What follows belongs to an exercise in optimizing a design on an open flow for small area, a short achievable clock period and few clock cycles per item; a production flow would make more cautious choices. RTL that was checked went through simulation tests only; none was proved equivalent to the original. The series may have gaps, and a smaller design here may also do less where the tests do not look. For run 2, only the layout was checked, not whether the RTL still works.

Run 1, floorplan with the power grid:
Drawn at 0.5 px/um. Pins as bars on the die edge. Tap cells in grey.
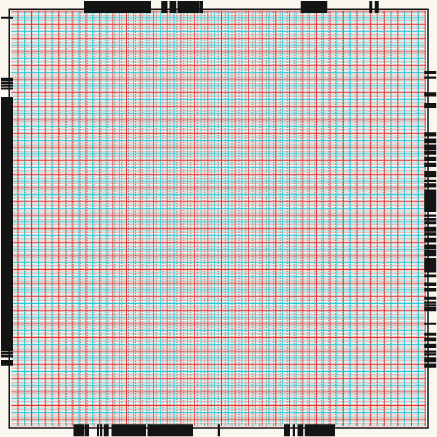
Run 1, placed cells, one colour a class:
Drawn at 1 px/um.
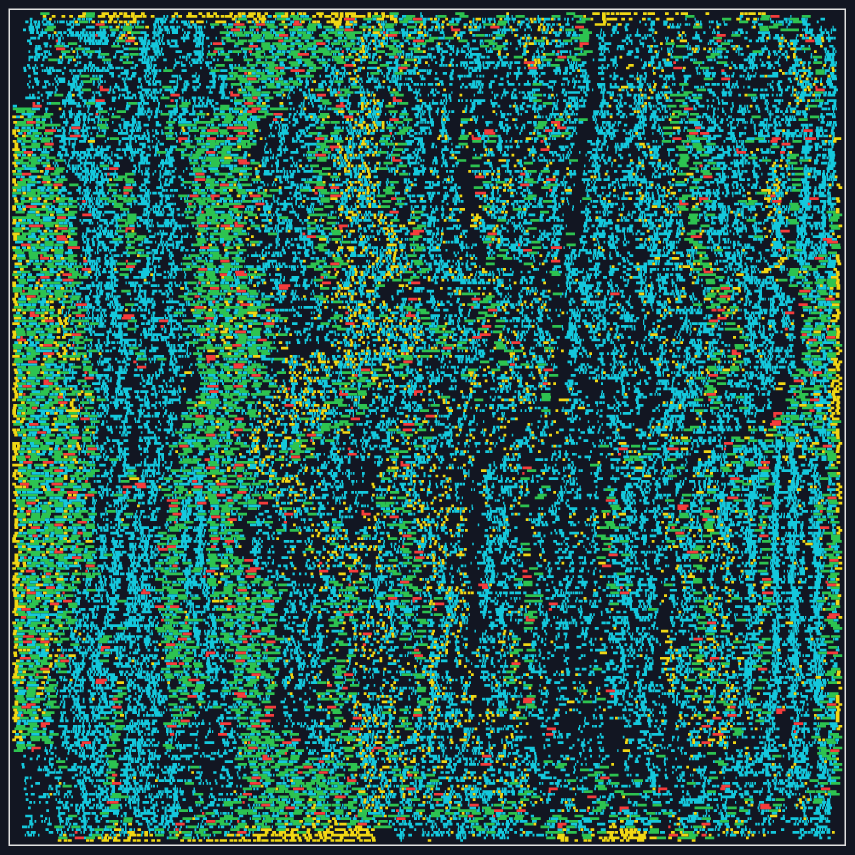
Run 1, clock distribution:
Drawn at 1 px/um.
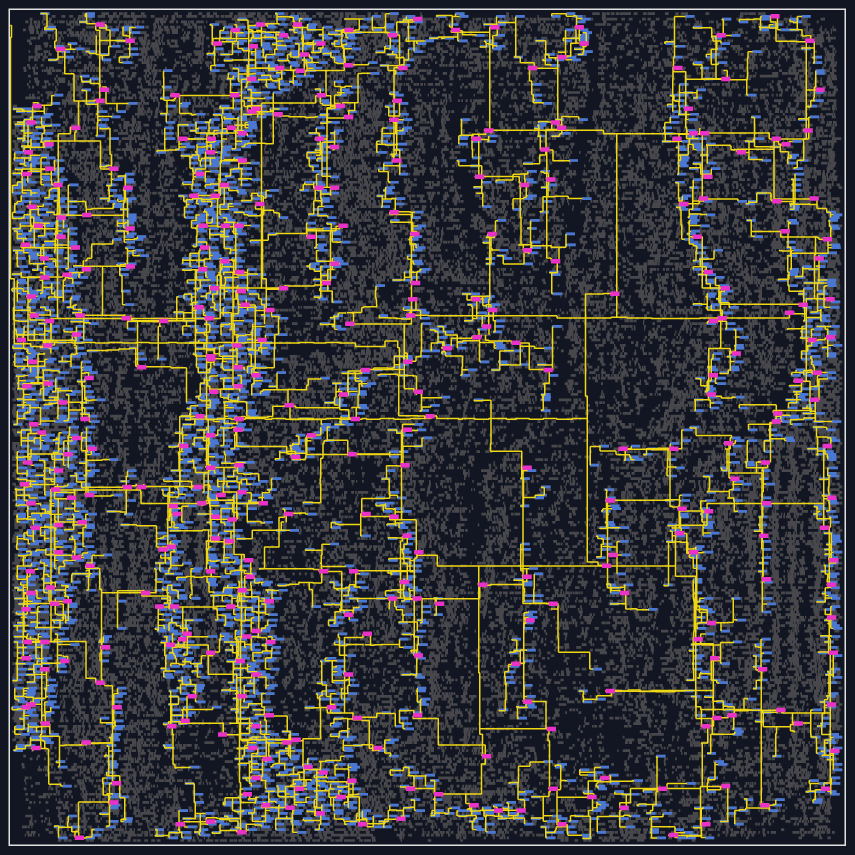
Run 1, wiring by layer:
Drawn at 1 px/um.
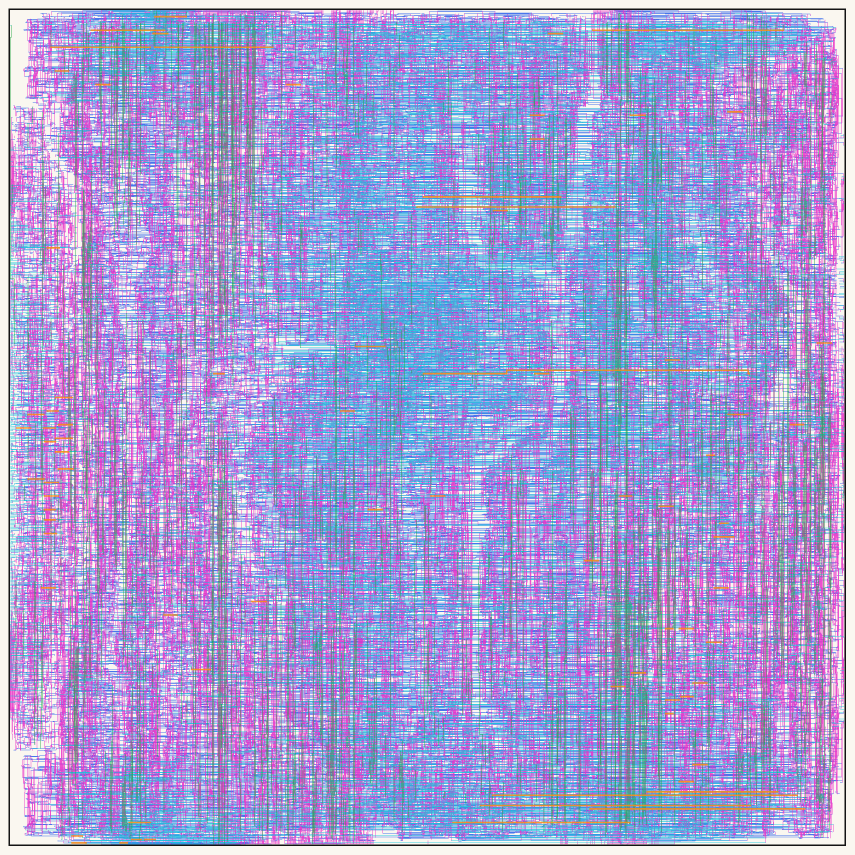
==> flow/design.v <==
module Rsa256Core (
	input          i_clk,
	input          i_rst,
	input          i_start,
	input  [255:0] i_a,  
	input  [255:0] i_d,  
	input  [255:0] i_n,
	output [255:0] o_a_pow_d,  
	output         o_finished
);
logic [255:0] test_input_t, test_input_d, test_input_n ;
logic [255:0] read_t, read_d, read_n ;
logic mont_f ;
logic expsqr_f;
logic [1:0] state_r, state_w;
logic [255:0] i_t;
logic start_expo_by_sqr ;
logic expo_by_sqr ;
logic [255:0] decrypt ;
assign o_a_pow_d = decrypt ;
assign o_finished =  expsqr_f;
MoP mop(
.rst(i_rst),
.clk(i_clk), 
.Divisor_N(i_n),
.Multipiler(i_a), 
.curr_state(state_r),
.Modulo_m(i_t),
.MoP_Done(start_expo_by_sqr)
);
always_comb begin
	state_w = 0 ;
	case(state_r)
	0 : state_w = (i_start)? 1 : 0 ;
	1 : state_w = (start_expo_by_sqr)? 0 : 1 ;
	2 : state_w = 0 ;
	3 : state_w = 0 ;
	endcase
end
always_comb begin
	read_t = (start_expo_by_sqr)? i_t : test_input_t ;
	read_d = (i_start)? i_d : test_input_d  ;
	read_n = (i_start)? i_n : test_input_n  ;
end
EXPO_by_SQR expo_sqr(
    .i_clk(i_clk),
    .i_rst(i_rst),
    .i_start(expo_by_sqr),
    .i_a(test_input_t), 
    .i_d(test_input_d),
    .i_n(test_input_n),
    .finish_expsqr(expsqr_f),
	.finish_all(decrypt)
);
always_ff @(posedge i_clk or posedge i_rst) begin
	if(i_rst)  state_r <= 0 ;
	else state_r <= state_w ;
end
always_ff @(posedge i_clk or posedge i_rst) begin
	if(i_rst)  begin
		test_input_t <= 0 ;
		test_input_d <= 0 ;
		test_input_n <= 0 ;
		expo_by_sqr <= 0 ;
	end
	else begin
		test_input_t <= read_t ;
		test_input_d <= read_d ;
		test_input_n <= read_n ;
		expo_by_sqr <= start_expo_by_sqr ;
	end
end
endmodule
module EXPO_by_SQR(
	input i_clk,
	input i_rst,
	input i_start,
	input [255:0] i_a, 
	input [255:0] i_d,
	input [255:0] i_n,
	output finish_expsqr,
	output [255:0] finish_all
);
logic [255:0] t_r, t_w;
logic [255:0] m_r, m_w;
logic [255:0] m_mul_t ;
logic [255:0] t_mul_t ;
logic [255:0] d, n;
logic [7:0] counter_r, counter_w;
logic [7:0] delay_counter ;
logic finish_signal_r;
logic finish_mont1 ;
logic finish_mont2 ;
logic start_mont ;
logic stay_start;
assign finish_expsqr = finish_signal_r && (counter_r==0) ; 
assign finish_all = m_r ;
always_comb begin
    counter_w = (i_start || stay_start)? 0 : (finish_mont1 | finish_mont2)? counter_r + 1 : counter_r ;
end
always_comb begin
	m_w = (i_start)? 256'd1 :(stay_start)? m_r : (d[counter_r]==1 && finish_mont1)? m_mul_t : m_r ;
	t_w = (i_start)? i_a    :(stay_start)? t_r : (finish_mont2)? t_mul_t : t_r ;
end
Mont m_mul_t_mod_n( .i_N(n), .i_a(m_r), .i_b(t_r) , .output_mod(m_mul_t) , .mont_finish(finish_mont1) , .i_clk(i_clk) , .i_rst(i_rst) , .i_start(i_start) );
Mont t_mul_t_mod_n( .i_N(n), .i_a(t_r), .i_b(t_r) , .output_mod(t_mul_t) , .mont_finish(finish_mont2) , .i_clk(i_clk) , .i_rst(i_rst) , .i_start(i_start) );
always_ff @(posedge i_clk or posedge i_rst) begin
	if (i_rst) begin
		counter_r <= 0 ;
		delay_counter <= 0 ;
		t_r <= 0 ;
		m_r <= 0 ;
		finish_signal_r <= 0 ;
		stay_start <= 0 ;
		n <= 0 ;
		d <= 0 ;
	end
	else begin
		counter_r <= counter_w ;
		delay_counter <= counter_r ;
		t_r <= t_w ;
		m_r <= m_w ;
		finish_signal_r <= (counter_r==8'd255)? 1 : 0 ;
		stay_start <= i_start ;
		n <= (i_start)? i_n : n  ;
		d <= (i_start)? i_d : d  ;
	end
end
endmodule
module Mont(
	input  [255:0] i_N,  
	input  [255:0] i_a,  
	input  [255:0] i_b,
	output [255:0] output_mod,
	output mont_finish,
	input  i_clk,
	input  i_rst,
	input  i_start
);
integer  i;
logic [256:0] m_r, m_w;
logic [7:0] mont_counter_r, mont_counter_w;
logic finish_one_task ; 
logic [257:0] temp1;
logic [257:0] temp2;
logic plus_logic ;
logic odd_logic ;
logic one_more_time ;
logic [1:0]state_r, state_w ;
assign plus_logic = (i_a[mont_counter_r]==1) ; 
assign odd_logic  = (temp1[0]==1) ; 
assign mont_finish = finish_one_task ;
assign output_mod = m_r[255:0] ;
always_comb begin
	mont_counter_w = (i_start || state_r==1)? 0 : mont_counter_r + 1 ;
end
always_comb begin
	state_w = 0 ;
	case(state_r)
	0 :    state_w = (mont_counter_r==255)? 1 : 0 ;
	1 :    state_w = 2 ;
	2 :    state_w = 0 ;
	3 :    state_w = 0 ;
	endcase
end
always_comb begin
	temp1 = (plus_logic)? m_r+i_b : m_r ;
	temp2 = (odd_logic)? temp1+i_N : temp1 ;
	m_w = (state_r==1)? m_r : (mont_counter_r==255)? ((temp2[257:1]>{1'b0,i_N})? temp2[257:1] - {1'b0,i_N} : temp2[257:1]  ) : temp2[257:1]  ;
end
always_ff @(posedge i_clk or posedge i_rst) begin
	if (i_rst) begin
		mont_counter_r <= 0 ;
		m_r <= 0 ;
		finish_one_task <= 0 ;
		state_r <= 0 ;
	end
	else begin
		mont_counter_r <= (i_start)? 0 : mont_counter_w ;
		m_r <= (i_start || (state_r==1))? 0 : m_w ;
		finish_one_task <= (mont_counter_r==255)  ;
		state_r <= (i_start)? 0 : state_w ;
	end
end
endmodule
module MoP(
rst,
clk, 
curr_state,
Divisor_N,
Multipiler, 
Modulo_m,
MoP_Done
);
input          rst, clk;
input  [1 : 0] curr_state;
input  [255:0] Divisor_N;
input  [255:0] Multipiler;
output [255:0] Modulo_m;
output         MoP_Done;
parameter   IDLE = 2'd00;  
parameter	PREP = 2'd01;  
logic [257:0] mod_count_r, mod_count_w;
logic [8  :0] counter_r, counter_w;
logic [257:0] Temp_T_r, Temp_T_w;
logic [257:0] Divis_r, Divis_w;
logic save_w, save_r;
always@(posedge rst or posedge clk)begin
	if(rst)begin
		mod_count_r    <= 0;
		counter_r      <= 0;
		Temp_T_r       <= 0;
		Divis_r        <= 0;
		save_r         <= 0;
	end
	else begin
		mod_count_r    <= mod_count_w;
		counter_r      <= counter_w;
		Temp_T_r       <= Temp_T_w;
		Divis_r        <= Divis_w;
		save_r         <= save_w;
	end
end 
always_comb begin: counter_work
	save_w = save_r;
	counter_w = counter_r;
	if(curr_state != PREP)begin
		counter_w = 0;
		save_w = 0;
	end
	else begin
		counter_w = (counter_r == 256) ? 0 : counter_r + 1;
		save_w = (counter_r == 256);
	end
end
always_comb begin: Value_assignment
	mod_count_w  = mod_count_r;
	Temp_T_w     = Temp_T_r;
	Divis_w      = Divis_r;
	if(curr_state != PREP)begin
		mod_count_w  = 0;
		Temp_T_w     = Multipiler;
		Divis_w      = Divisor_N;
	end
	else begin
		if(counter_r == 256)begin
			mod_count_w = (Temp_T_r >= Divis_r) ? Temp_T_r - Divis_r : Temp_T_r;
		end
		Temp_T_w = ((Temp_T_r << 1) >= Divis_r) ? (Temp_T_r << 1) - Divis_r : (Temp_T_r << 1);
	end
end
assign Modulo_m = (mod_count_r[255:0]);
assign MoP_Done = save_r;
endmodule
==> flow/run.sh <==
#!/bin/bash
# synth_recipe.tcl (not shown) runs the flow's synth.tcl, then flattens the netlist and writes it again
# the make line also repeats each setting of config.mk as NAME=value (left out here)
make -C /OpenROAD-flow-scripts/flow DESIGN_CONFIG=/design/flow/config.mk WORK_HOME=/design/flow/orfs CLKGATE_MAP_FILE= SYNTH_SCRIPT=/design/flow/synth_recipe.tcl finish
==> flow/config.mk <==
export PLATFORM = sky130hd
export DESIGN_NAME = Rsa256Core
export DESIGN_NICKNAME = Rsa256Core
export VERILOG_FILES = /design/flow/design.v
export SDC_FILE = /design/flow/constraint.sdc
export NUM_CORES = 8
export LEC_CHECK = 0
export CAP_MARGIN = 20
export CORE_MARGIN = 2
export CORE_UTILIZATION = 40
export SETUP_SLACK_MARGIN = 0.5
export SLEW_MARGIN = 20
==> flow/constraint.sdc <==
create_clock -name core_clock -period 16.0 [get_ports {i_clk}]
set_input_delay 3.2000 -clock core_clock [delete_from_list [all_inputs] [get_ports {i_clk}]]
set_output_delay 3.2000 -clock core_clock [all_outputs]
set_load 0.01 [all_outputs]
==> results.txt, run 1 <==
setup tns final 0 ns; M1 WL approximately 700000 um; Syn Inst Count roughly 35000; top sig layer met5; post-CTS resize count 19; Synth top area share 28.3%; Iter 0 DRT Violations between 40000 and 50000; crit end category register; Filler cells ~69000; worst endpoint data arrival time ~16 ns; first-pass GRT wire length ~2200000 um; Num CTS Buffers 380; asr flop ratio synth 100%; Register Area about 78000 um^2; MaxCap Viol Count 0; IO buf count 1027; gr ovfl total 0; Setup crit start kind register; Root Buffer clkbuf_16; met2 WL 601000 um; Crit path required time between 15 and 20 ns; Fin. Hold Viols 0; routed length on met3 274000 um; CP top delay family simple AND/OR/NAND/NOR gates; outcome timing/DRC/antenna clean; GPL Wtd Cong between 1 and 1.5; well tap count between 9000 and 10000; YS warnings 4; layout cells sized above 1 between 10 and 15%; Crit path largest cell delay a little over 0.8 ns; clock network area share under 10%; worst setup margin between 0.5 and 0.6 ns; relative slew slack 11.8%; post-CTS setup buffers 11; FF+latch count, synth between 3000 and 4000; proportion of synthesized area in mux cells about a tenth; most common cell after layout, fill and taps aside a21oi_1; synthesized area approximately 280000 um^2; Non-Filler Instances between 40000 and 50000; met1 Usage GRT between 60% and 70%; cell class ranked first by area multi-input combinational cells; Final HPWL DP between 1000000 and 1500000 um; vias in the first global route ~270k; Seq Cell Count around 3100; Post-layout nets between 30000 and 40000; commonest non-fill, non-tap cells in the layout 4833 x a21oi_1, 4426 x nand2_1, 3107 x dfrtp_1; ANT cells around 240
Testbench counts for the RTL of run 1, summed over its fixed seeds: cycles 1,585,256, ops 24.
-- 'floorplan with the power grid' (at the start) --
legend:
  cyan:
    net: VDD
  red:
    net: VSS
met5 straps: 61
tap cells: 9210
area of the core: 688000 um^2
die height: 835 um
Die W: 835 um

-- 'placed cells, one colour a class' (at the start) --
legend:
  green:
    class: flops
    cells: 3120
  cyan:
    class: all other logic
    cells: 29749
  yellow:
    class: other buffers and delay cells
    cells: 3631
  red:
    class: clock drivers and dummy loads
    cells: 709
# rows: 305
sequential share of cell area: 24.0%
finished layout cell area: 325000 um^2
Final Util: 47.3%

-- 'clock distribution' (at the start) --
legend:
  blue:
    item: flip-flops
    count: 3120
  yellow:
    item: clock wires
    length: 51.4 mm
  magenta:
    item: cells driving clock nets
    count: 380
flops lie: widely spread
clock latency (worst-skew pair): 1.16 ns

-- 'wiring by layer' (at the start) --
legend:
  green:
    layer: met4
    wire_length: 90.2 mm
  magenta:
    layer: met2
    wire_length: 601 mm
  blue:
    layer: met1
    wire_length: 694 mm
  cyan:
    layer: met3
    wire_length: 274 mm
  orange:
    layer: met5
    wire_length: 3150 um
GRT Overall Usage: 45.6%
DR WL/cell: 35.6 um
WL final: 1660000 um

## run 1: worst paths after layout
kind                                                           from  slack (ns)                              to  cells past startpoint
max in group asynchronous                                     i_rst        9.93                  expo_sqr.d[96]                      6
setup / recovery           expo_sqr.m_mul_t_mod_n.mont_counter_r[1]        0.54  expo_sqr.m_mul_t_mod_n.m_r[61]                     55
hold / removal                                 mop.mod_count_r[137]        0.45               test_input_t[137]                      1
setup reg to reg           expo_sqr.m_mul_t_mod_n.mont_counter_r[1]        0.54  expo_sqr.m_mul_t_mod_n.m_r[61]                     55
hold reg to reg                                mop.mod_count_r[137]        0.45               test_input_t[137]                      1
min in group asynchronous                                     i_rst        2.61                test_input_t[36]                      3
## run 1: sequential cells by signal (all words and copies together) (netlist names), 9 cells and up
signal / flops
mop.counter_r: 9
mop.mod_count_r: 256
mop.Temp_T_r: 258
test_input_n: 256
expo_sqr.m_r: 256
expo_sqr.t_r: 256
expo_sqr.t_mul_t_mod_n.m_r: 257
test_input_t: 256
expo_sqr.d: 256
expo_sqr.m_mul_t_mod_n.m_r: 257
expo_sqr.n: 256
mop.Divis_r: 256
test_input_d: 256
Run 1, finished layout with every layer on:
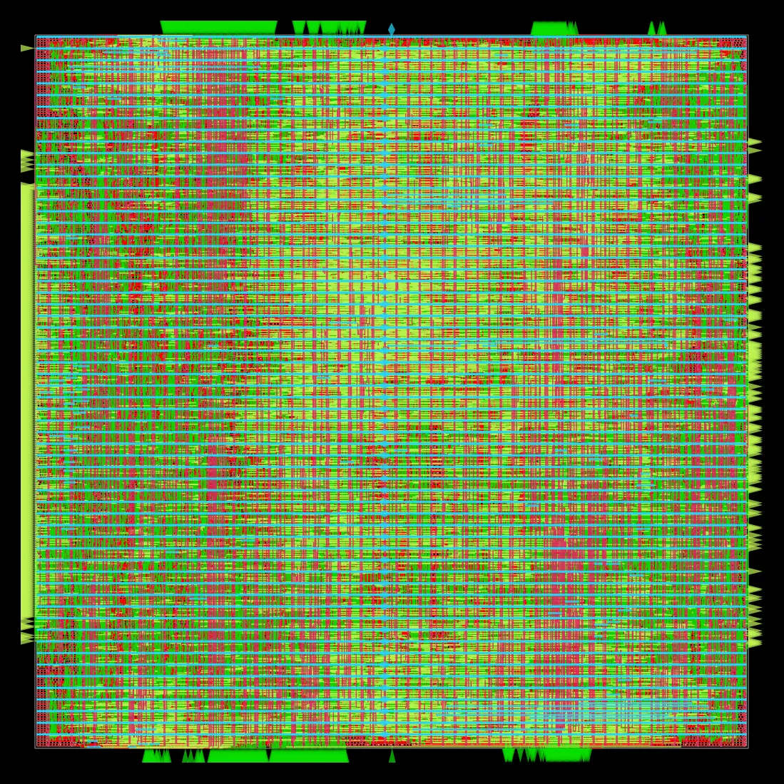

## Run 2: large edit since run 1, in outline
flow/design.v: 254 -> 4770 lines; modules unchanged: 0
  rsa_fa: new, 4 lines
  Rsa256Core: edited, 73 -> 4766 lines
  removed: EXPO_by_SQR, Mont, MoP
==> module rsa_fa as of run 2 <==
module rsa_fa (input a, input b, input c, output s, output y);
  assign s = a ^ b ^ c;
  assign y = (a & b) | (a & c) | (b & c);
endmodule
--- a/flow/config.mk
+++ b/flow/config.mk
@@ -11,2 +11,3 @@
 export SETUP_SLACK_MARGIN = 0.5
 export SLEW_MARGIN = 20
+export SYNTH_HIERARCHICAL = 1
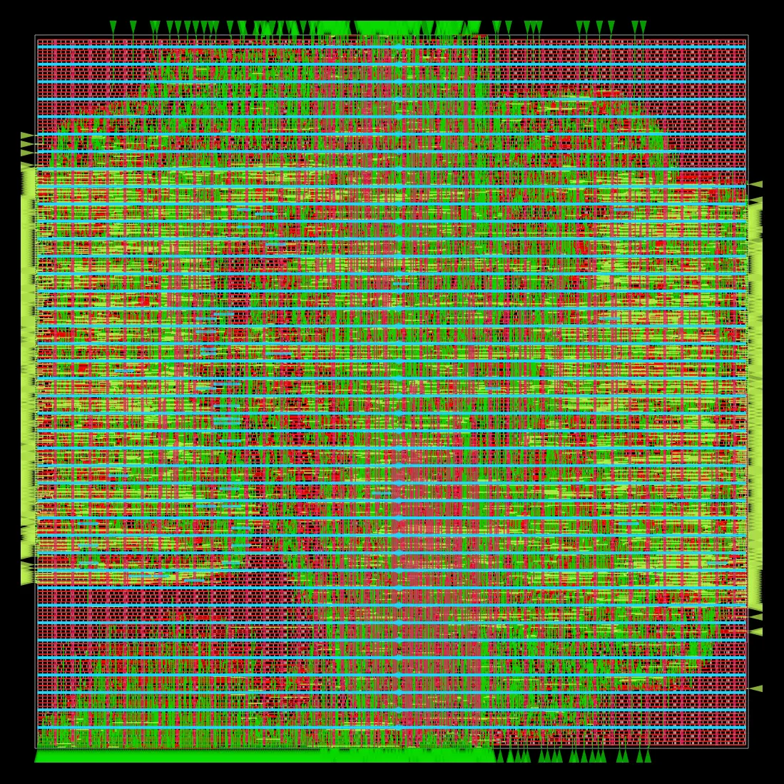
Run 2: finished layout with every layer on
die area: 309000 um^2
die height: 556 um

==> results.txt, run 2 <==
outcome timing/DRC/antenna clean; commonest non-fill, non-tap cells in the layout 2060 x fa_1, 1816 x and2_1, 1027 x clkdlybuf4s50_1; synthesized area roughly 120000 um^2; Crit path largest cell delay 0.99 ns; Register Area about 27000 um^2; post-CTS setup buffers 0; cell class ranked first by area multi-input combinational cells; Hold Crit Start B[256]; clock network area share 3.69%; crit end category register; Post-layout nets 15000; Largest Register C; gr ovfl total 0; well tap count 3978; GRT Overall Usage ~33%; GPL Wtd Cong a little over 1; proportion of synthesized area in mux cells between 4 and 5%; Non-Filler Instances 16100; M1 WL 200000 um; clock latency (worst-skew pair) approximately 0.89 ns; Syn Inst Count ~12000; Final Util 45.8%; routed length on met3 between 50000 and 60000 um; DR WL/cell 31.9 um; setup tns final 0 ns; first-pass GRT wire length between 700000 and 800000 um; Synth top area share about a third; Setup crit start kind register; max reg flops between 200 and 300; worst endpoint data arrival time ~9.6 ns; origin of the worst setup path state[0]; asr flop ratio synth less than 1%; WL final just over 500000 um; vias in the first global route a little over 100k; met2 WL roughly 230000 um
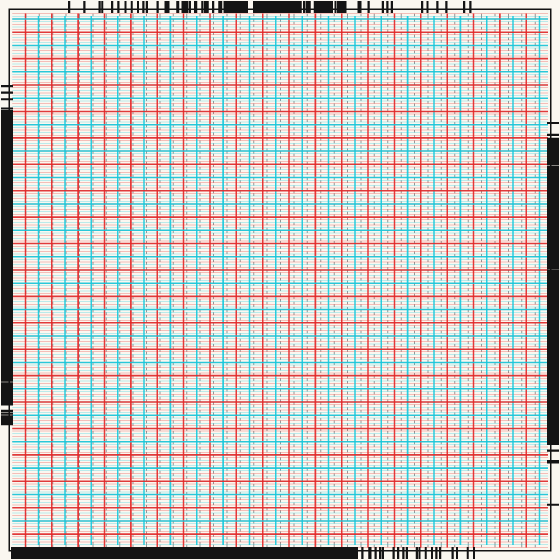
Run 2: floorplan with the power grid
Pins as bars on the die edge. Tap cells in grey.
legend:
  cyan:
    net: VDD
  red:
    net: VSS
signal pins: 1028
met4 straps: 40
rows: 202
tap cells: 3978
Die W: 556 um
area of the core: 303000 um^2

## run 2: worst register-to-register path, delay by kind of cell (launching register included)
family	cells	cell delay (ns)
compound gates	12	4.40
buf+inv	3	1.85
simple gates	4	1.15
flops	1	0.99
fa+ha+maj	1	0.36
## run 2: modules after synthesis (local to each module, per instance)
module / flops+latches / times used
Rsa256Core: 1079 / 1
rsa_fa: 0 / 2054
## run 2: layer usage
layer  track usage, %  up-vias
li1                 -    40400
met1             42.5    50800
met2             50.7     5004
met3             9.87      990
met4             16.1       74
met5                0        -
## run 2: worst paths after layout
| kind | slack, ns | endpoint | cells after the start |
|---|---|---|---|
| max | 7.02 | B[251] | 20 |
| min | 0.54 | A[256] | 0 |
| max reg2reg | 7.02 | B[251] | 20 |
| min reg2reg | 0.54 | A[256] | 0 |
| max in group asynchronous | 12.99 | state[2] | 2 |
| min in group asynchronous | 2.63 | fin_r | 2 |

[afterwards: timing with drivers on the ports]
How much do the figures lean on ideal ports? The routed layouts below were timed once more, with nothing changed but the port constraints. Step 1 assumes that a clkbuf_16 drives the clock port and a buf_2 every other input. Step 2 adds t to the input delays and takes it off the output delays; t is the mean of the earliest and latest rising clock arrival at the registers after step 1. Input paths then give back, and output paths get back, about the clock's delay inside the block. a / b / c = no drivers / after step 1 / after step 2; a / b = the first two.
| run | t, ns | setup WS [ns] | worst setup path at the end | latest minus earliest clock arrival (ns) | slew at the worst register clock pin (ns) |
|---|---|---|---|---|---|
| run 1 | 1.248 | 0.543 / 0.543 / 0.543 | register to register | 0.127 / 0.127 | 0.08 / 0.08 |
| run 2 | 0.965 | 7.016 / 7.016 / 7.016 | register to register | 0.079 / 0.079 | 0.07 / 0.07 |
After both steps every run listed still meets setup and hold.
